Source: an optimization exercise on an open RTL-to-GDS flow (aim: a short achievable clock period and few clock cycles). Production flows keep margins and buffers that such runs may drop. Only simulation tests tie the RTL to the original design; equivalence was not proved. Some runs may be left out. An edit can pass the tests and still lose a function that they never use.

$ cat flow/config.mk
export PLATFORM = sky130hd
export DESIGN_NAME = mips
export DESIGN_NICKNAME = mips
export VERILOG_FILES = /design/flow/design.v
export SDC_FILE = /design/flow/constraint.sdc
export NUM_CORES = 4
export LEC_CHECK = 0
export CAP_MARGIN = 20
export CORE_MARGIN = 2
export CORE_UTILIZATION = 30
export SLEW_MARGIN = 20
$ cat flow/design.v
`timescale 1ns / 1ps
`timescale 1ns / 1ps
 `timescale 1ns / 1ps
module DIVIDER #(parameter STEPS = 8) (
    input clk,
    input rst,
    input start,
    input sgn,
    input [31:0] a,
    input [31:0] b,
    output reg [2:0] cnt,
    output done,
    output [31:0] hi,
    output [31:0] lo
    );
    localparam CYC = 32 / STEPS;
    reg [31:0] R, Q, Dv;
    reg negq, negr;
    reg [31:0] r_n, q_n;
    reg [32:0] sh, df;
    integer k;
    always @(*) begin
        r_n = R;
        q_n = Q;
        for (k = 0; k < STEPS; k = k + 1) begin
            sh = {r_n, q_n[31]};
            df = sh - {1'b0, Dv};
            q_n = {q_n[30:0], ~df[32]};
            r_n = df[32] ? sh[31:0] : df[31:0];
        end
    end
    assign done = (cnt == 3'd1);
    assign lo = negq ? (~q_n + 32'd1) : q_n;
    assign hi = negr ? (~r_n + 32'd1) : r_n;
    always @(posedge clk) begin
        if (rst) begin
            cnt <= 3'd0;
        end else if (start) begin
            cnt <= CYC;
        end else if (cnt != 3'd0) begin
            cnt <= cnt - 3'd1;
        end
        if (start) begin
            R <= 32'h0;
            Q <= (sgn & a[31]) ? (~a + 32'd1) : a;
            Dv <= (sgn & b[31]) ? (~b + 32'd1) : b;
            negq <= sgn & (a[31] ^ b[31]) & (b != 32'h0);
            negr <= sgn & a[31];
        end else begin
            R <= r_n;
            Q <= q_n;
        end
    end
endmodule
module mul32(input [31:0] a, input [31:0] b, input sgn, output [63:0] p);
  wire sa = sgn & a[31];
  wire sb = sgn & b[31];
  wire [63:0] t0 = {32'b0, a & {32{b[0]}}} << 0;
  wire [63:0] t1 = {32'b0, a & {32{b[1]}}} << 1;
  wire [63:0] t2 = {32'b0, a & {32{b[2]}}} << 2;
  wire [63:0] t3 = {32'b0, a & {32{b[3]}}} << 3;
  wire [63:0] t4 = {32'b0, a & {32{b[4]}}} << 4;
  wire [63:0] t5 = {32'b0, a & {32{b[5]}}} << 5;
  wire [63:0] t6 = {32'b0, a & {32{b[6]}}} << 6;
  wire [63:0] t7 = {32'b0, a & {32{b[7]}}} << 7;
  wire [63:0] t8 = {32'b0, a & {32{b[8]}}} << 8;
  wire [63:0] t9 = {32'b0, a & {32{b[9]}}} << 9;
  wire [63:0] t10 = {32'b0, a & {32{b[10]}}} << 10;
  wire [63:0] t11 = {32'b0, a & {32{b[11]}}} << 11;
  wire [63:0] t12 = {32'b0, a & {32{b[12]}}} << 12;
  wire [63:0] t13 = {32'b0, a & {32{b[13]}}} << 13;
  wire [63:0] t14 = {32'b0, a & {32{b[14]}}} << 14;
  wire [63:0] t15 = {32'b0, a & {32{b[15]}}} << 15;
  wire [63:0] t16 = {32'b0, a & {32{b[16]}}} << 16;
  wire [63:0] t17 = {32'b0, a & {32{b[17]}}} << 17;
  wire [63:0] t18 = {32'b0, a & {32{b[18]}}} << 18;
  wire [63:0] t19 = {32'b0, a & {32{b[19]}}} << 19;
  wire [63:0] t20 = {32'b0, a & {32{b[20]}}} << 20;
  wire [63:0] t21 = {32'b0, a & {32{b[21]}}} << 21;
  wire [63:0] t22 = {32'b0, a & {32{b[22]}}} << 22;
  wire [63:0] t23 = {32'b0, a & {32{b[23]}}} << 23;
  wire [63:0] t24 = {32'b0, a & {32{b[24]}}} << 24;
  wire [63:0] t25 = {32'b0, a & {32{b[25]}}} << 25;
  wire [63:0] t26 = {32'b0, a & {32{b[26]}}} << 26;
  wire [63:0] t27 = {32'b0, a & {32{b[27]}}} << 27;
  wire [63:0] t28 = {32'b0, a & {32{b[28]}}} << 28;
  wire [63:0] t29 = {32'b0, a & {32{b[29]}}} << 29;
  wire [63:0] t30 = {32'b0, a & {32{b[30]}}} << 30;
  wire [63:0] t31 = {32'b0, a & {32{b[31]}}} << 31;
  wire [63:0] t32 = sa ? {~b, 32'b0} : 64'b0;
  wire [63:0] t33 = sb ? {~a, 32'b0} : 64'b0;
  wire [63:0] t34 = {30'b0, sa & sb, sa ^ sb, 32'b0};
  wire [63:0] t35 = t0 ^ t1 ^ t2;
  wire [63:0] t36 = {((t0 & t1) | (t0 & t2) | (t1 & t2)), 1'b0};
  wire [63:0] t37 = t3 ^ t4 ^ t5;
  wire [63:0] t38 = {((t3 & t4) | (t3 & t5) | (t4 & t5)), 1'b0};
  wire [63:0] t39 = t6 ^ t7 ^ t8;
  wire [63:0] t40 = {((t6 & t7) | (t6 & t8) | (t7 & t8)), 1'b0};
  wire [63:0] t41 = t9 ^ t10 ^ t11;
  wire [63:0] t42 = {((t9 & t10) | (t9 & t11) | (t10 & t11)), 1'b0};
  wire [63:0] t43 = t12 ^ t13 ^ t14;
  wire [63:0] t44 = {((t12 & t13) | (t12 & t14) | (t13 & t14)), 1'b0};
  wire [63:0] t45 = t15 ^ t16 ^ t17;
  wire [63:0] t46 = {((t15 & t16) | (t15 & t17) | (t16 & t17)), 1'b0};
  wire [63:0] t47 = t18 ^ t19 ^ t20;
  wire [63:0] t48 = {((t18 & t19) | (t18 & t20) | (t19 & t20)), 1'b0};
  wire [63:0] t49 = t21 ^ t22 ^ t23;
  wire [63:0] t50 = {((t21 & t22) | (t21 & t23) | (t22 & t23)), 1'b0};
  wire [63:0] t51 = t24 ^ t25 ^ t26;
  wire [63:0] t52 = {((t24 & t25) | (t24 & t26) | (t25 & t26)), 1'b0};
  wire [63:0] t53 = t27 ^ t28 ^ t29;
  wire [63:0] t54 = {((t27 & t28) | (t27 & t29) | (t28 & t29)), 1'b0};
  wire [63:0] t55 = t30 ^ t31 ^ t32;
  wire [63:0] t56 = {((t30 & t31) | (t30 & t32) | (t31 & t32)), 1'b0};
  wire [63:0] t57 = t35 ^ t36 ^ t37;
  wire [63:0] t58 = {((t35 & t36) | (t35 & t37) | (t36 & t37)), 1'b0};
  wire [63:0] t59 = t38 ^ t39 ^ t40;
  wire [63:0] t60 = {((t38 & t39) | (t38 & t40) | (t39 & t40)), 1'b0};
  wire [63:0] t61 = t41 ^ t42 ^ t43;
  wire [63:0] t62 = {((t41 & t42) | (t41 & t43) | (t42 & t43)), 1'b0};
  wire [63:0] t63 = t44 ^ t45 ^ t46;
  wire [63:0] t64 = {((t44 & t45) | (t44 & t46) | (t45 & t46)), 1'b0};
  wire [63:0] t65 = t47 ^ t48 ^ t49;
  wire [63:0] t66 = {((t47 & t48) | (t47 & t49) | (t48 & t49)), 1'b0};
  wire [63:0] t67 = t50 ^ t51 ^ t52;
  wire [63:0] t68 = {((t50 & t51) | (t50 & t52) | (t51 & t52)), 1'b0};
  wire [63:0] t69 = t53 ^ t54 ^ t55;
  wire [63:0] t70 = {((t53 & t54) | (t53 & t55) | (t54 & t55)), 1'b0};
  wire [63:0] t71 = t56 ^ t33 ^ t34;
  wire [63:0] t72 = {((t56 & t33) | (t56 & t34) | (t33 & t34)), 1'b0};
  wire [63:0] t73 = t57 ^ t58 ^ t59;
  wire [63:0] t74 = {((t57 & t58) | (t57 & t59) | (t58 & t59)), 1'b0};
  wire [63:0] t75 = t60 ^ t61 ^ t62;
  wire [63:0] t76 = {((t60 & t61) | (t60 & t62) | (t61 & t62)), 1'b0};
  wire [63:0] t77 = t63 ^ t64 ^ t65;
  wire [63:0] t78 = {((t63 & t64) | (t63 & t65) | (t64 & t65)), 1'b0};
  wire [63:0] t79 = t66 ^ t67 ^ t68;
  wire [63:0] t80 = {((t66 & t67) | (t66 & t68) | (t67 & t68)), 1'b0};
  wire [63:0] t81 = t69 ^ t70 ^ t71;
  wire [63:0] t82 = {((t69 & t70) | (t69 & t71) | (t70 & t71)), 1'b0};
  wire [63:0] t83 = t73 ^ t74 ^ t75;
  wire [63:0] t84 = {((t73 & t74) | (t73 & t75) | (t74 & t75)), 1'b0};
  wire [63:0] t85 = t76 ^ t77 ^ t78;
  wire [63:0] t86 = {((t76 & t77) | (t76 & t78) | (t77 & t78)), 1'b0};
  wire [63:0] t87 = t79 ^ t80 ^ t81;
  wire [63:0] t88 = {((t79 & t80) | (t79 & t81) | (t80 & t81)), 1'b0};
  wire [63:0] t89 = t83 ^ t84 ^ t85;
  wire [63:0] t90 = {((t83 & t84) | (t83 & t85) | (t84 & t85)), 1'b0};
  wire [63:0] t91 = t86 ^ t87 ^ t88;
  wire [63:0] t92 = {((t86 & t87) | (t86 & t88) | (t87 & t88)), 1'b0};
  wire [63:0] t93 = t89 ^ t90 ^ t91;
  wire [63:0] t94 = {((t89 & t90) | (t89 & t91) | (t90 & t91)), 1'b0};
  wire [63:0] t95 = t92 ^ t82 ^ t72;
  wire [63:0] t96 = {((t92 & t82) | (t92 & t72) | (t82 & t72)), 1'b0};
  wire [63:0] t97 = t93 ^ t94 ^ t95;
  wire [63:0] t98 = {((t93 & t94) | (t93 & t95) | (t94 & t95)), 1'b0};
  wire [63:0] t99 = t97 ^ t98 ^ t96;
  wire [63:0] t100 = {((t97 & t98) | (t97 & t96) | (t98 & t96)), 1'b0};
  assign p = t99 + t100;
endmodule
`timescale 1ns / 1ps
 `timescale 1ns / 1ps
module mips(
    input clk,
    input reset,
    input [31:0] i_inst_rdata,
    input [31:0] m_data_rdata,
    output [31:0] i_inst_addr,
    output [31:0] m_data_addr,
    output [31:0] m_data_wdata,
    output [3 :0] m_data_byteen,
    output [31:0] m_inst_addr,
    output w_grf_we,
    output [4:0] w_grf_addr,
    output [31:0] w_grf_wdata,
    output [31:0] w_inst_addr
    );
    reg rst;
    always @(posedge clk) rst <= reset;
    reg [31:0] F_PC;
    reg [31:0] D_PC, D_instr;
    reg [31:0] E_PC, E_A, E_B, E_link;
    reg [4:0]  E_dst, E_sa;
    reg        E_fwdA, E_fwdB;         
    reg        E_load, E_shv;
    reg [3:0]  E_aluop;
    reg [1:0]  E_rsel;                 
    reg        E_mult, E_div, E_sgn, E_mthi, E_mtlo;
    reg [31:0] E_addr, E_wdata;
    reg [3:0]  E_be;
    reg [2:0]  E_lsop;                 
    reg [31:0] M_PC, M_res, M_raw;
    reg [4:0]  M_dst;
    reg        M_load;
    reg [2:0]  M_lsop;
    reg [1:0]  M_alo;
    reg        W_we;
    reg [4:0]  W_dst;
    reg [31:0] W_data, W_PC;
    reg [31:0] HI, LO;
    wire [5:0] op = D_instr[31:26];
    wire [5:0] fn = D_instr[5:0];
    wire [4:0] rs = D_instr[25:21];
    wire [4:0] rt = D_instr[20:16];
    wire [4:0] rd = D_instr[15:11];
    wire [15:0] imm = D_instr[15:0];
    wire rtype = (op == 6'b000000);
    wire i_sll  = rtype & (fn == 6'b000000);
    wire i_srl  = rtype & (fn == 6'b000010);
    wire i_sra  = rtype & (fn == 6'b000011);
    wire i_sllv = rtype & (fn == 6'b000100);
    wire i_srlv = rtype & (fn == 6'b000110);
    wire i_srav = rtype & (fn == 6'b000111);
    wire i_jr   = rtype & (fn == 6'b001000);
    wire i_jalr = rtype & (fn == 6'b001001);
    wire i_mfhi = rtype & (fn == 6'b010000);
    wire i_mthi = rtype & (fn == 6'b010001);
    wire i_mflo = rtype & (fn == 6'b010010);
    wire i_mtlo = rtype & (fn == 6'b010011);
    wire i_mult = rtype & (fn == 6'b011000);
    wire i_multu= rtype & (fn == 6'b011001);
    wire i_div  = rtype & (fn == 6'b011010);
    wire i_divu = rtype & (fn == 6'b011011);
    wire i_add  = rtype & (fn == 6'b100000 || fn == 6'b100001);
    wire i_sub  = rtype & (fn == 6'b100010 || fn == 6'b100011);
    wire i_and  = rtype & (fn == 6'b100100);
    wire i_or   = rtype & (fn == 6'b100101);
    wire i_xor  = rtype & (fn == 6'b100110);
    wire i_nor  = rtype & (fn == 6'b100111);
    wire i_slt  = rtype & (fn == 6'b101010);
    wire i_sltu = rtype & (fn == 6'b101011);
    wire i_regimm = (op == 6'b000001);
    wire i_bltz = i_regimm & ~rt[0];
    wire i_bgez = i_regimm &  rt[0];
    wire i_j    = (op == 6'b000010);
    wire i_jal  = (op == 6'b000011);
    wire i_beq  = (op == 6'b000100);
    wire i_bne  = (op == 6'b000101);
    wire i_blez = (op == 6'b000110);
    wire i_bgtz = (op == 6'b000111);
    wire i_addi = (op == 6'b001000) | (op == 6'b001001);
    wire i_slti = (op == 6'b001010);
    wire i_sltiu= (op == 6'b001011);
    wire i_andi = (op == 6'b001100);
    wire i_ori  = (op == 6'b001101);
    wire i_xori = (op == 6'b001110);
    wire i_lui  = (op == 6'b001111);
    wire i_lb   = (op == 6'b100000);
    wire i_lh   = (op == 6'b100001);
    wire i_lw   = (op == 6'b100011);
    wire i_lbu  = (op == 6'b100100);
    wire i_lhu  = (op == 6'b100101);
    wire i_sb   = (op == 6'b101000);
    wire i_sh   = (op == 6'b101001);
    wire i_sw   = (op == 6'b101011);
    wire d_load  = i_lb | i_lh | i_lw | i_lbu | i_lhu;
    wire d_store = i_sb | i_sh | i_sw;
    wire d_branch = i_beq | i_bne | i_blez | i_bgtz | i_bltz | i_bgez;
    wire d_mdu = i_mult | i_multu | i_div | i_divu | i_mfhi | i_mflo | i_mthi | i_mtlo;
    wire d_imm = i_addi | i_slti | i_sltiu | i_andi | i_ori | i_xori | i_lui;
    wire d_alur = i_sll | i_srl | i_sra | i_sllv | i_srlv | i_srav | i_add | i_sub |
                  i_and | i_or | i_xor | i_nor | i_slt | i_sltu;
    wire [4:0] d_dst = (d_alur | i_mfhi | i_mflo | i_jalr) ? rd :
                       (d_imm | d_load) ? rt :
                       i_jal ? 5'd31 : 5'd0;
    wire rs_early = d_branch | i_jr | i_jalr | d_load | d_store;
    wire rt_early = i_beq | i_bne | d_store;
    wire rs_late = d_alur | d_imm | i_mult | i_multu | i_div | i_divu | i_mthi | i_mtlo;
    wire rt_late = d_alur | i_mult | i_multu | i_div | i_divu;
    reg [31:0] grf [1:31];
    wire [31:0] M_final;
    integer gi;
    always @(posedge clk) begin
        if (rst) begin
            for (gi = 1; gi < 32; gi = gi + 1) grf[gi] <= 32'h0;
        end else if (M_dst != 5'd0) begin
            grf[M_dst] <= M_final;
        end
    end
    wire [31:0] grf_rs = (rs == 5'd0) ? 32'h0 : grf[rs];
    wire [31:0] grf_rt = (rt == 5'd0) ? 32'h0 : grf[rt];
    wire [31:0] eA = E_fwdA ? M_final : E_A;
    wire [31:0] eB = E_fwdB ? M_final : E_B;
    wire [4:0]  e_sa = E_shv ? eA[4:0] : E_sa;
    wire [32:0] e_sum = {1'b0, eA} + {1'b0, (E_aluop == 4'd1) ? ~eB : eB} + {32'b0, (E_aluop == 4'd1)};
    wire [32:0] e_dif = {1'b0, eA} + {1'b0, ~eB} + 33'd1;
    wire e_ltu = ~e_dif[32];
    wire e_lts = (eA[31] ^ eB[31]) ? eA[31] : e_dif[31];
    wire [31:0] e_sra = $signed(eB) >>> e_sa;
    reg  [31:0] e_alu;
    always @(*) begin
        case (E_aluop)
            4'd0: e_alu = e_sum[31:0];             
            4'd1: e_alu = e_sum[31:0];             
            4'd2: e_alu = eA & eB;
            4'd3: e_alu = eA | eB;
            4'd4: e_alu = eA ^ eB;
            4'd5: e_alu = ~(eA | eB);
            4'd6: e_alu = {31'b0, e_lts};
            4'd7: e_alu = {31'b0, e_ltu};
            4'd8: e_alu = eB << e_sa;
            4'd9: e_alu = eB >> e_sa;
            4'd10: e_alu = e_sra;
            default: e_alu = e_sum[31:0];
        endcase
    end
    wire [31:0] E_result = (E_rsel == 2'd1) ? HI :
                           (E_rsel == 2'd2) ? LO :
                           (E_rsel == 2'd3) ? E_link : e_alu;
    wire [63:0] e_prod;
    mul32 u_mul (.a(eA), .b(eB), .sgn(E_sgn), .p(e_prod));
    wire [31:0] div_hi, div_lo;
    wire div_done;
    wire [2:0] div_cnt;
    DIVIDER u_div (.clk(clk), .rst(rst), .start(E_div), .sgn(E_sgn), .a(eA), .b(eB),
                   .cnt(div_cnt), .done(div_done), .hi(div_hi), .lo(div_lo));
    always @(posedge clk) begin
        if (rst) begin
            HI <= 32'h0;
            LO <= 32'h0;
        end else if (E_mult) begin
            HI <= e_prod[63:32];
            LO <= e_prod[31:0];
        end else if (div_done) begin
            HI <= div_hi;
            LO <= div_lo;
        end else if (E_mthi) begin
            HI <= eA;
        end else if (E_mtlo) begin
            LO <= eA;
        end
    end
    wire [15:0] m_half = M_alo[1] ? M_raw[31:16] : M_raw[15:0];
    wire [7:0]  m_byte = M_alo[0] ? m_half[15:8] : m_half[7:0];
    wire [31:0] m_ld = (M_lsop[1:0] == 2'd0) ? M_raw :
                       (M_lsop[1:0] == 2'd1) ? {{16{M_lsop[2] & m_half[15]}}, m_half} :
                                               {{24{M_lsop[2] & m_byte[7]}}, m_byte};
    assign M_final = M_load ? m_ld : M_res;
    wire e_hit_rs = (E_dst != 5'd0) && (E_dst == rs);
    wire e_hit_rt = (E_dst != 5'd0) && (E_dst == rt);
    wire m_hit_rs = (M_dst != 5'd0) && (M_dst == rs);
    wire m_hit_rt = (M_dst != 5'd0) && (M_dst == rt);
    wire [31:0] rs_v = e_hit_rs ? E_result : m_hit_rs ? M_final : grf_rs;
    wire [31:0] rt_v = e_hit_rt ? E_result : m_hit_rt ? M_final : grf_rt;
    wire stall_ld = E_load && ((rs_early && e_hit_rs) || (rt_early && e_hit_rt));
    wire stall_md = d_mdu && (E_div || (div_cnt > 3'd1));
    wire stall = stall_ld | stall_md;
    wire b_eq = (rs_v == rt_v);
    wire b_z  = (rs_v == 32'h0);
    wire b_n  = rs_v[31];
    wire taken = (i_beq & b_eq) | (i_bne & ~b_eq) | (i_blez & (b_n | b_z)) |
                 (i_bgtz & ~b_n & ~b_z) | (i_bltz & b_n) | (i_bgez & ~b_n);
    wire [31:0] simm = {{16{imm[15]}}, imm};
    wire [31:0] d_pc4 = D_PC + 32'd4;
    wire [31:0] b_tgt = d_pc4 + {simm[29:0], 2'b00};
    wire [31:0] j_tgt = {d_pc4[31:28], D_instr[25:0], 2'b00};
    wire [31:0] npc = taken ? b_tgt :
                      (i_j | i_jal) ? j_tgt :
                      (i_jr | i_jalr) ? rs_v :
                      F_PC + 32'd4;
    wire [31:0] d_addr = rs_v + simm;
    wire [3:0] d_be = ~d_store ? 4'b0000 :
                      i_sw ? 4'b1111 :
                      i_sh ? (d_addr[1] ? 4'b1100 : 4'b0011) :
                      (4'b0001 << d_addr[1:0]);
    wire [31:0] d_wdata = i_sw ? rt_v : i_sh ? {rt_v[15:0], rt_v[15:0]} : {4{rt_v[7:0]}};
    wire [3:0] d_aluop = i_sub ? 4'd1 :
                         (i_and | i_andi) ? 4'd2 :
                         (i_or | i_ori | i_lui) ? 4'd3 :
                         (i_xor | i_xori) ? 4'd4 :
                         i_nor ? 4'd5 :
                         (i_slt | i_slti) ? 4'd6 :
                         (i_sltu | i_sltiu) ? 4'd7 :
                         (i_sll | i_sllv) ? 4'd8 :
                         (i_srl | i_srlv) ? 4'd9 :
                         (i_sra | i_srav) ? 4'd10 : 4'd0;
    wire [31:0] d_immv = i_lui ? {imm, 16'h0} :
                         (i_andi | i_ori | i_xori) ? {16'h0, imm} : simm;
    always @(posedge clk) begin
        if (rst) begin
            F_PC <= 32'h0000_3000;
            D_PC <= 32'h0000_3000;
            D_instr <= 32'h0;
        end else if (!stall) begin
            F_PC <= npc;
            D_PC <= F_PC;
            D_instr <= i_inst_rdata;
        end
    end
    always @(posedge clk) begin
        if (rst || stall) begin
            E_dst <= 5'd0;
            E_load <= 1'b0;
            E_mult <= 1'b0;
            E_div <= 1'b0;
            E_mthi <= 1'b0;
            E_mtlo <= 1'b0;
            E_lsop <= 3'b0;
        end else begin
            E_dst <= d_dst;
            E_load <= d_load;
            E_mult <= i_mult | i_multu;
            E_div <= i_div | i_divu;
            E_mthi <= i_mthi;
            E_mtlo <= i_mtlo;
            E_lsop <= {i_lb | i_lh, i_lb | i_lbu | i_sb, i_lh | i_lhu | i_sh};
        end
        if (reset || rst || stall) E_be <= 4'b0;
        else E_be <= d_be;
        E_PC <= D_PC;
        E_A <= rs_v;
        E_B <= d_imm ? d_immv : rt_v;
        E_link <= D_PC + 32'd8;
        E_sa <= D_instr[10:6];
        E_shv <= i_sllv | i_srlv | i_srav;
        E_fwdA <= E_load && e_hit_rs && rs_late;
        E_fwdB <= E_load && e_hit_rt && rt_late;
        E_aluop <= d_aluop;
        E_rsel <= i_mfhi ? 2'd1 : i_mflo ? 2'd2 : (i_jal | i_jalr) ? 2'd3 : 2'd0;
        E_sgn <= i_mult | i_div;
        E_addr <= d_addr;
        E_wdata <= d_wdata;
    end
    always @(posedge clk) begin
        if (rst) begin
            M_dst <= 5'd0;
            M_load <= 1'b0;
        end else begin
            M_dst <= E_dst;
            M_load <= E_load;
        end
        M_PC <= E_PC;
        M_res <= E_result;
        M_raw <= m_data_rdata;
        M_lsop <= E_lsop;
        M_alo <= E_addr[1:0];
    end
    always @(posedge clk) begin
        if (reset || rst) W_we <= 1'b0;
        else W_we <= (M_dst != 5'd0);
        W_dst <= M_dst;
        W_data <= M_final;
        W_PC <= M_PC;
    end
    assign i_inst_addr = F_PC;
    assign m_data_addr = E_addr;
    assign m_data_wdata = E_wdata;
    assign m_data_byteen = E_be;
    assign m_inst_addr = E_PC;
    assign w_grf_we = W_we;
    assign w_grf_addr = W_dst;
    assign w_grf_wdata = W_data;
    assign w_inst_addr = W_PC;
endmodule
$ cat flow/constraint.sdc
create_clock -name core_clock -period 180.0 [get_ports {clk}]
set_input_delay 36.0000 -clock core_clock [delete_from_list [all_inputs] [get_ports {clk}]]
set_output_delay 36.0000 -clock core_clock [all_outputs]
set_load 0.01 [all_outputs]
$ cat flow/run.sh
#!/bin/bash
# synth_recipe.tcl (not shown) runs the flow's synth.tcl, then flattens the netlist and writes it again
# the make line also repeats each setting of config.mk as NAME=value (left out here)
make -C /OpenROAD-flow-scripts/flow DESIGN_CONFIG=/design/flow/config.mk WORK_HOME=/design/flow/orfs CLKGATE_MAP_FILE= SYNTH_SCRIPT=/design/flow/synth_recipe.tcl finish
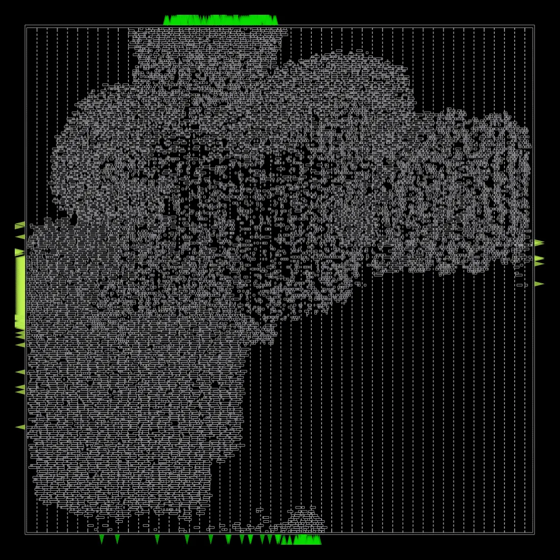
(run_1/placement.png)
fin cells: 20.9k
fillcell total: 47.8k

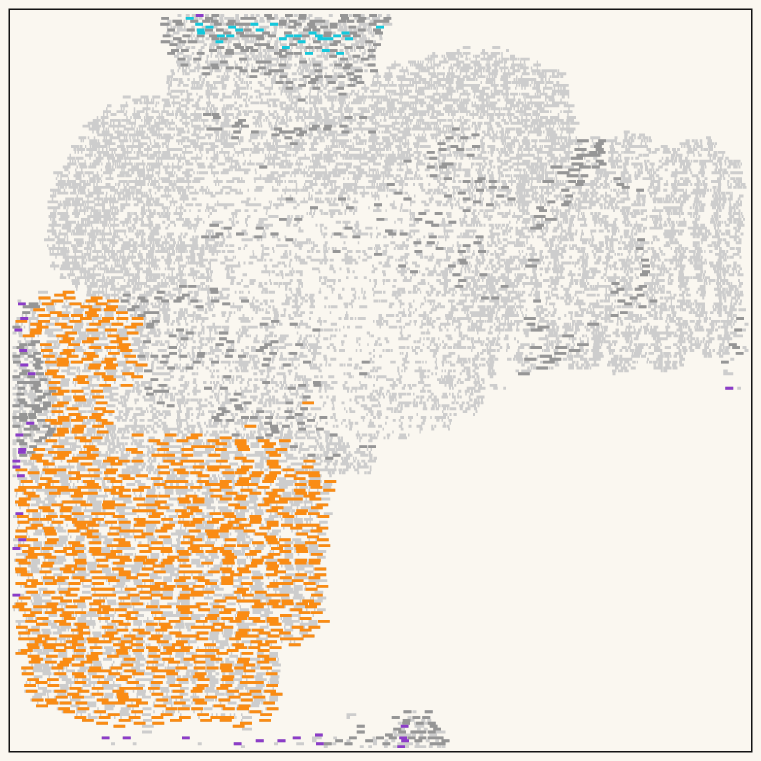
(run_1/flops_by_reg.png)
Other sequential cells in the stronger gray, the rest of the logic in the fainter gray.
[purple] W_data | sequential cells: 32
[orange] grf | sequential cells: 1024
[cyan] E_PC | sequential cells: 29
not colored: 609

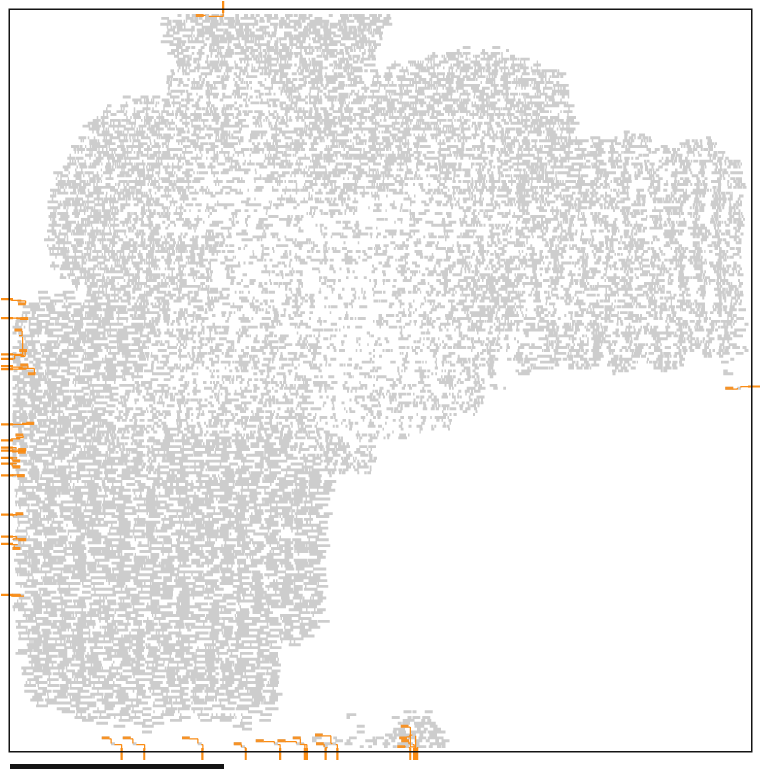
(run_1/io_fan.png)
The bar under the picture is 200 µm long.
[orange] w_grf_wdata | bits: 32 | direction: output | end cells: 32 | buffers: 32 | wire: 608 µm

==> results.sh, run 1 <==
export IMPL_status="timing/DRC/antenna clean"
export IMPL_cts_resized=0
export IMPL_multi_input_area_um2=89300
export IMPL_drc=0
export IMPL_path_delay_family="buffers and inverters"
export IMPL_die_h_um=692
export IMPL_synth_area_leaders="edfxtp_1 22%, fa_1 14%, mux4_2 10%"
export IMPL_synth_ff_type="edfxtp_1"
export IMPL_max_cap_violations=0
export IMPL_mostFrequentLayoutCells="2537 x nor2_1, 1333 x inv_1, 1058 x edfxtp_1"
export IMPL_nets=16200
export IMPL_slew_violations=0
export IMPL_period_needed_ps=38040
export IMPL_design_area_um2=160000
export IMPL_path_cells="clkdlybuf4s50_1"
export IMPL_clock_root_buffer="clkbuf_16"
export IMPL_r2r_end="HI[26]$_SDFFE_PP0P_"
export IMPL_gp_congestion=1.05
export IMPL_r2r_slack_ps=142640
export IMPL_clkSinkCount=1694
export IMPL_timing_hold_ws_ps=324
export IMPL_cts_hold_buf=0
export IMPL_clk_latency_ps=980
export IMPL_tightest_slew_ps=1410
export IMPL_crit_path_start_kind="flip-flop"
export IMPL_hp_start="M_PC[20]$_DFF_P_"
export IMPL_regArea_um2=44600
export IMPL_ant_nets=0
export IMPL_finalHoldViolations=0
export IMPL_grt_pass1_vias=118000
export IMPL_final_util_pct=33.9
export IMPL_critPathRequiredTime_ps=144000
export IMPL_area_growth_syn_to_layout_pct=12.6
export IMPL_initial_core_util_pct=30.1
export IMPL_synth_top_area_share_pct=22.4
export IMPL_num_rows=252
export IMPL_max_freq_mhz=26.3
export IMPL_grt_first_pass_wirelength_um=937000
export IMPL_synthArstFlopShare_pct=0
export IMPL_rsz0062_at_grt="no"
export IMPL_die_x_um=692
export IMPL_synth_edf_count=1058
export IMPL_synth_common_cells="2545 x nor2_1, 1341 x inv_1, 1058 x edfxtp_1, 1007 x nand2_1, 980 x fa_1"
export IMPL_htreeDepth=4
export IMPL_r2r_cells=136
export IMPL_ys_seq_area_share_pct=31.3
export IMPL_dp_hpwl_um=490000
export IMPL_synth_top_cell_by_area="edfxtp_1"
export IMPL_first_pass_iters=9
export IMPL_core_area_um2=471000
export IMPL_die_area_um2=479000
export IMPL_largest_register_ffs=1024
export IMPL_ios=268
export IMPL_wl_per_cell_um=32.5
export IMPL_cp_startpoint="F_PC[4]$_SDFFE_PP0N_"
export IMPL_end_kind="output port"
export IMPL_reg2reg_from="u_div.Dv[0]$_DFFE_PP_"
export IMPL_layout_setup_ws_ps=141960
export IMPL_synth_most_common_cell="nor2_1"
export IMPL_cpPeakStageDelay_ps=630
export IMPL_viasPerCell=5.87
export IMPL_max_slew_margin_pct=3.08
export IMPL_critPathCapture="i_inst_addr[4]"
export IMPL_period_share_pct=21.1
export IMPL_first_iter_violations=18800
export IMPL_whs_endpoint="W_PC[20]$_DFF_P_"
export IMPL_grt_usage_pct=27.6
export IMPL_post_dp_cell_area_um2=153000
export IMPL_fin_skew_ps=113
export IMPL_antenna_found_initial=89
export IMPL_critPathKind="flip-flop to output port"
export IMPL_cts_setup_buffers=0
export IMPL_cp_slowest_cell="clkdlybuf4s50_1"
export IMPL_cts_buffers=198
export IMPL_avgSynthCellArea_um2=9.79
export IMPL_top_register="grf"
export IMPL_arrival_ps=2040
export IMPL_place_ws_ps=142650
export IMPL_hold_depth=0
export IMPL_path_depth=1
export IMPL_syn_inst=14500
export IMPL_synth_area_um2=142000
export IMPL_totalWireLength_um=678000
export IMPL_ys_ff_latch=1694
export IMPL_grt_max_degree=114
export IMPL_clk_pin_slew_ps=60
export IMPL_synth_distinct_cells=121
export IMPL_port_buffers=267
export IMPL_critPathBufInv=1
export IMPL_yosysWarnings=2
export IMPL_vias=123000
export IMPL_hold_path_class="flip-flop to flip-flop"
export IMPL_dp_cells=20500
export IMPL_layout_commonest_cell="nor2_1"
export IMPL_overflow=0
export IMPL_drive_gt1_share_pct=12.5
export IMPL_path_max_fanout=8
export IMPL_tns_ps=0
export IMPL_setup_viol=0
export IMPL_cts_tree="done"
export IMPL_cts_buffer_depth=4
Testbench counts for the RTL of run 1, summed over its fixed seeds: cycles 45,041.
-- run 1: cells by family (layout without fill, tap and decap cells) --
family                   count (synthesis)  count (layout)  synth area share [%]
XOR/XNOR                               633             633                  3.91
flip-flops                            1694            1694                  31.3
other                                    1              82               0.00264
AO/OA/AOI/OAI                         2614            2614                  12.4
multiplexers                           902             902                  12.1
buffers and inverters                 2370            2455                  6.38
adder cells (fa/ha/maj)               1684            1684                  20.0
AND/OR/NAND/NOR                       4600            4600                  13.8
-- run 1: cell type report --
class,instances,share of cell area [%]
clock buffer,254,3.42
sequential,1694,27.9
clock inverter,114,0.796
timing repair buffer,723,3.86
tap,6223,4.87
multi-input combinational,10500,55.9
inverter,1364,3.20
antenna,50,0.0783
-- run 1: metal layers --
layer / vias up / part of all wire (%) / track usage, %
met3: 1809 / 13 / 9.20
met2: 8746 / 42 / 40.2
met4: 52 / 7.3 / 16.2
li1: 50400 / - / -
met5: - / 0.051 / 0.0700
met1: 61500 / 38 / 35.5
==> run 2, diff against run 1 <==
--- a/flow/design.v
+++ b/flow/design.v
@@ -314,20 +314,24 @@
     wire [2:0] div_cnt;
     DIVIDER u_div (.clk(clk), .rst(rst), .start(E_div), .sgn(E_sgn), .a(eA), .b(eB),
                    .cnt(div_cnt), .done(div_done), .hi(div_hi), .lo(div_lo));
+    reg hi_pend, lo_pend;
     always @(posedge clk) begin
         if (rst) begin
             HI <= 32'h0;
             LO <= 32'h0;
-        end else if (E_mult) begin
-            HI <= e_prod[63:32];
-            LO <= e_prod[31:0];
-        end else if (div_done) begin
-            HI <= div_hi;
-            LO <= div_lo;
-        end else if (E_mthi) begin
-            HI <= eA;
-        end else if (E_mtlo) begin
-            LO <= eA;
+            hi_pend <= 1'b0;
+            lo_pend <= 1'b0;
+        end else begin
+            if (E_mult) HI <= e_prod[63:32];
+            else if (E_mthi) HI <= eA;
+            else if (div_done && hi_pend) HI <= div_hi;
+            if (E_mult) LO <= e_prod[31:0];
+            else if (E_mtlo) LO <= eA;
+            else if (div_done && lo_pend) LO <= div_lo;
+            if (E_div) hi_pend <= 1'b1;
+            else if (E_mult || E_mthi || div_done) hi_pend <= 1'b0;
+            if (E_div) lo_pend <= 1'b1;
+            else if (E_mult || E_mtlo || div_done) lo_pend <= 1'b0;
         end
     end
     wire [15:0] m_half = M_alo[1] ? M_raw[31:16] : M_raw[15:0];
@@ -343,7 +347,8 @@
     wire [31:0] rs_v = e_hit_rs ? E_result : m_hit_rs ? M_final : grf_rs;
     wire [31:0] rt_v = e_hit_rt ? E_result : m_hit_rt ? M_final : grf_rt;
     wire stall_ld = E_load && ((rs_early && e_hit_rs) || (rt_early && e_hit_rt));
-    wire stall_md = d_mdu && (E_div || (div_cnt > 3'd1));
+    wire stall_md = (i_mfhi && (E_div || (hi_pend && div_cnt > 3'd1))) ||
+                    (i_mflo && (E_div || (lo_pend && div_cnt > 3'd1)));
     wire stall = stall_ld | stall_md;
     wire b_eq = (rs_v == rt_v);
     wire b_z  = (rs_v == 32'h0);
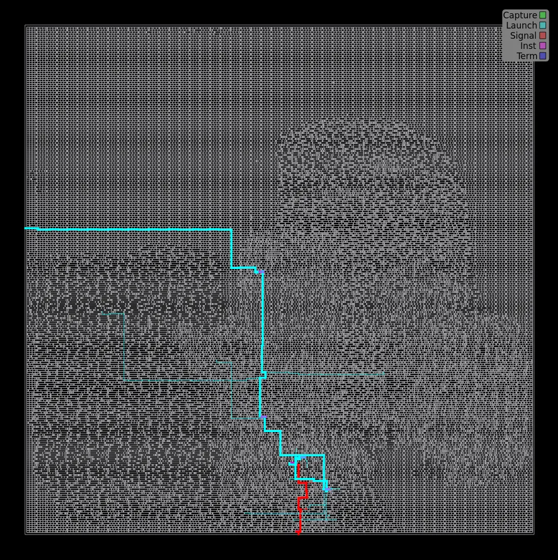
(run_2/worst_path.png)
Final WS setup: 141880 ps
fin cells: 20.6k
setup TNS after final layout: 0 ps
fin util: 33.8%
min cycle time layout: 38120 ps

==> run 2 against run 1 <==
Count of clock-buffer cells in the layout down 4. Critical path depth unchanged. Clock skew up 19 ps. Die area down 1.0%. Largest cell class unchanged. Final cell count down 1.6%. Synthesized cell count down 1.7%. Maximum frequency down 0.21%. Non-clock buffer count down 30. Register-to-register slack better by 880 ps. Worst hold slack worse by 2.8 ps.
==> results.sh, run 2 <==
export IMPL_synth_top_cell_by_area="edfxtp_1"
export IMPL_drive_gt1_share_pct=12.5
export IMPL_multi_input_area_share_pct=55.7
export IMPL_dp_hpwl_um=432000
export IMPL_mostFrequentLayoutCells="2477 x nor2_1, 1334 x inv_1, 1058 x edfxtp_1"
export IMPL_cts_buffer_depth=4
export IMPL_first_pass_iters=8
export IMPL_post_dp_cell_area_um2=151000
export IMPL_grt_pass1_vias=115000
export IMPL_met2_length_um=265000
export IMPL_seq_area_share_pct=28.3
export IMPL_rsz0062_at_grt="no"
export IMPL_r2r_slack_ps=143520
export IMPL_synth_edf_count=1058
export IMPL_htreeDepth=4
export IMPL_seq_cell_count=1696
export IMPL_drc=0
export IMPL_synth_area_um2=141000
export IMPL_die_area_um2=474000
export IMPL_synth_most_common_cell="nor2_1"
export IMPL_design_area_um2=158000
export IMPL_viasPerCell=5.75
export IMPL_grtUsageMet2_pct=38.3
export IMPL_layout_commonest_cell="nor2_1"
export IMPL_grt_max_degree=115
export IMPL_max_freq_mhz=26.2
export IMPL_gp_congestion=1.02
export IMPL_ys_ff_latch=1696
export IMPL_core_area_um2=467000
export IMPL_clk_pin_slew_ps=60
export IMPL_first_iter_violations=15300
export IMPL_nMultiInputCombCells=10200
export IMPL_cts_resized=0
export IMPL_path_delay_family="buffers and inverters"
export IMPL_cpPeakStageDelay_ps=630
export IMPL_met3_usage_pct=6.53
export IMPL_syn_inst=14300
export IMPL_crit_path_start_kind="flip-flop"
export IMPL_cp_startpoint="F_PC[4]$_SDFFE_PP0N_"
export IMPL_critPathKind="flip-flop to output port"
export IMPL_synth_distinct_cells=123
export IMPL_clkCellAreaFrac_pct=4.08
export IMPL_max_slew_margin_pct=13.9
export IMPL_diodes=29
export IMPL_vias=118000
export IMPL_largest_register_ffs=1024
export IMPL_critPathRequiredTime_ps=144000
export IMPL_multi_input_area_um2=87800
export IMPL_whs_endpoint="W_PC[28]$_DFF_P_"
export IMPL_nFillCells=47300
export IMPL_cts_hold_buf=0
export IMPL_end_kind="output port"
export IMPL_path_cells="clkdlybuf4s50_1"
export IMPL_arrival_ps=2120
export IMPL_grt_usage_pct=24.8
export IMPL_top_usage_layer="met2"
export IMPL_clk_latency_ps=980
export IMPL_wl_met3_um=70600
export IMPL_avgSynthCellArea_um2=9.86
export IMPL_yosysWarnings=2
export IMPL_ant_nets=0
export IMPL_synth_common_cells="2488 x nor2_1, 1337 x inv_1, 1058 x edfxtp_1, 988 x nand2_1, 980 x fa_1"
export IMPL_totalWireLength_um=604000
export IMPL_status="timing/DRC/antenna clean"
export IMPL_hold_depth=0
export IMPL_tightest_slew_ps=1280
export IMPL_r2r_cells=136
export IMPL_die_h_um=688
Testbench counts for the RTL of run 2, summed over its fixed seeds: cycles 44,060.
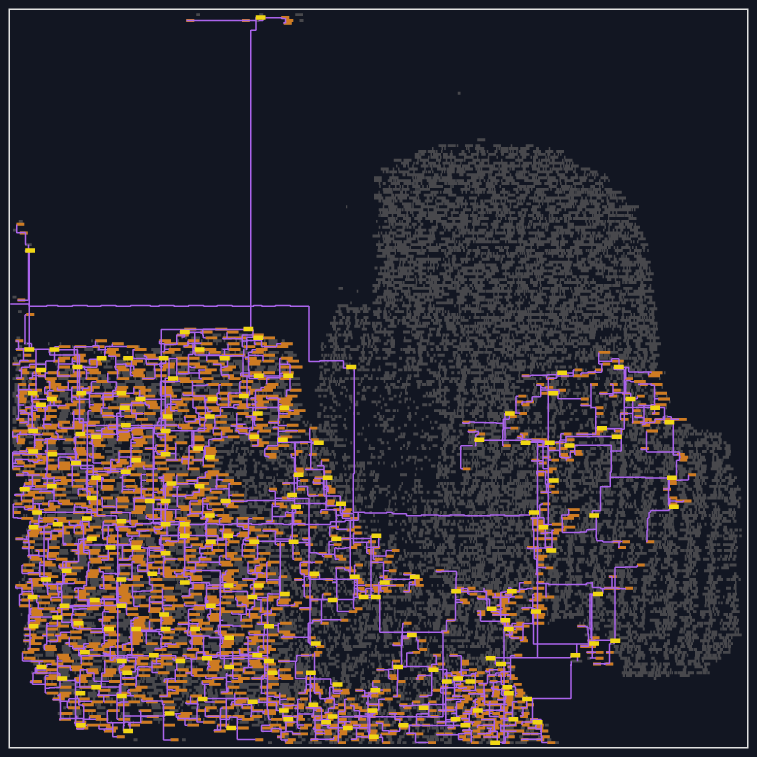
(run_2/clk_routes.png)
[yellow] clock drivers | count: 193
[orange] flip-flops | count: 1696
[purple] clock wires | length: 24.3 mm
routed clock nets: 194
Max Clock Skew: 131 ps

run 2: cells by family after synthesis:
kind of cell | synth area share, %
AND/OR/NAND/NOR | 13.7
AO/OA/AOI/OAI | 11.9
buffers and inverters | 6.41
flip-flops | 31.7
adder cells (fa/ha/maj) | 20.2
multiplexers | 12.1
XOR/XNOR | 3.87
other | 0.00267
run 2: worst max-delay path by stage:
stage	to	slack, ps	cells after the start
final	i_inst_addr[4]	141880	1
after global routing	LO[28]$_SDFFE_PP0P_	140550	138
after CTS	i_inst_addr[4]	141860	1
after detailed placement	E_be[2]$_SDFF_PP0_	142730	3
after global placement	E_be[0]$_SDFF_PP0_	142740	3
after floorplan	E_be[3]$_SDFF_PP0_	143240	2
run 2: stage by stage:
step | utilization (%) | std cells
after floorplan | - | 14300
after global placement | 32.4 | 20200
after detailed placement | 32.4 | 20200
after CTS | 33.7 | 20500
after global routing | 33.7 | 20500
final | 33.8 | 20600

## port drivers added, routing unchanged
The results above use ideal ports. As a check the final layouts listed here were re-extracted and re-timed, cells and wires unchanged.
Step 1 (the two cells are an assumption about what drives the block):
set clk [get_ports {clk}]
set_driving_cell -lib_cell sky130_fd_sc_hd__clkbuf_16 $clk
set_driving_cell -lib_cell sky130_fd_sc_hd__buf_2 [delete_from_list [all_inputs] $clk]
Step 2 also shifts input and output timing later by t, the mid clock arrival at the registers, as if the neighbouring blocks saw the same clock.
Three values: ideal ports, drivers, drivers and shift; two values: the first two.
run	t (ns)	setup WS [ns]	worst setup path after step 2	slew at the worst register clock pin (ns)	worst slew at a driven data input, ns
run 1	1.039	141.962 / 141.859 / 142.641	register to register	0.07 / 0.07	0.10
run 2	0.989	141.880 / 141.806 / 142.653	input to register	0.07 / 0.07	0.05
After both steps setup and hold are still met in every run listed.
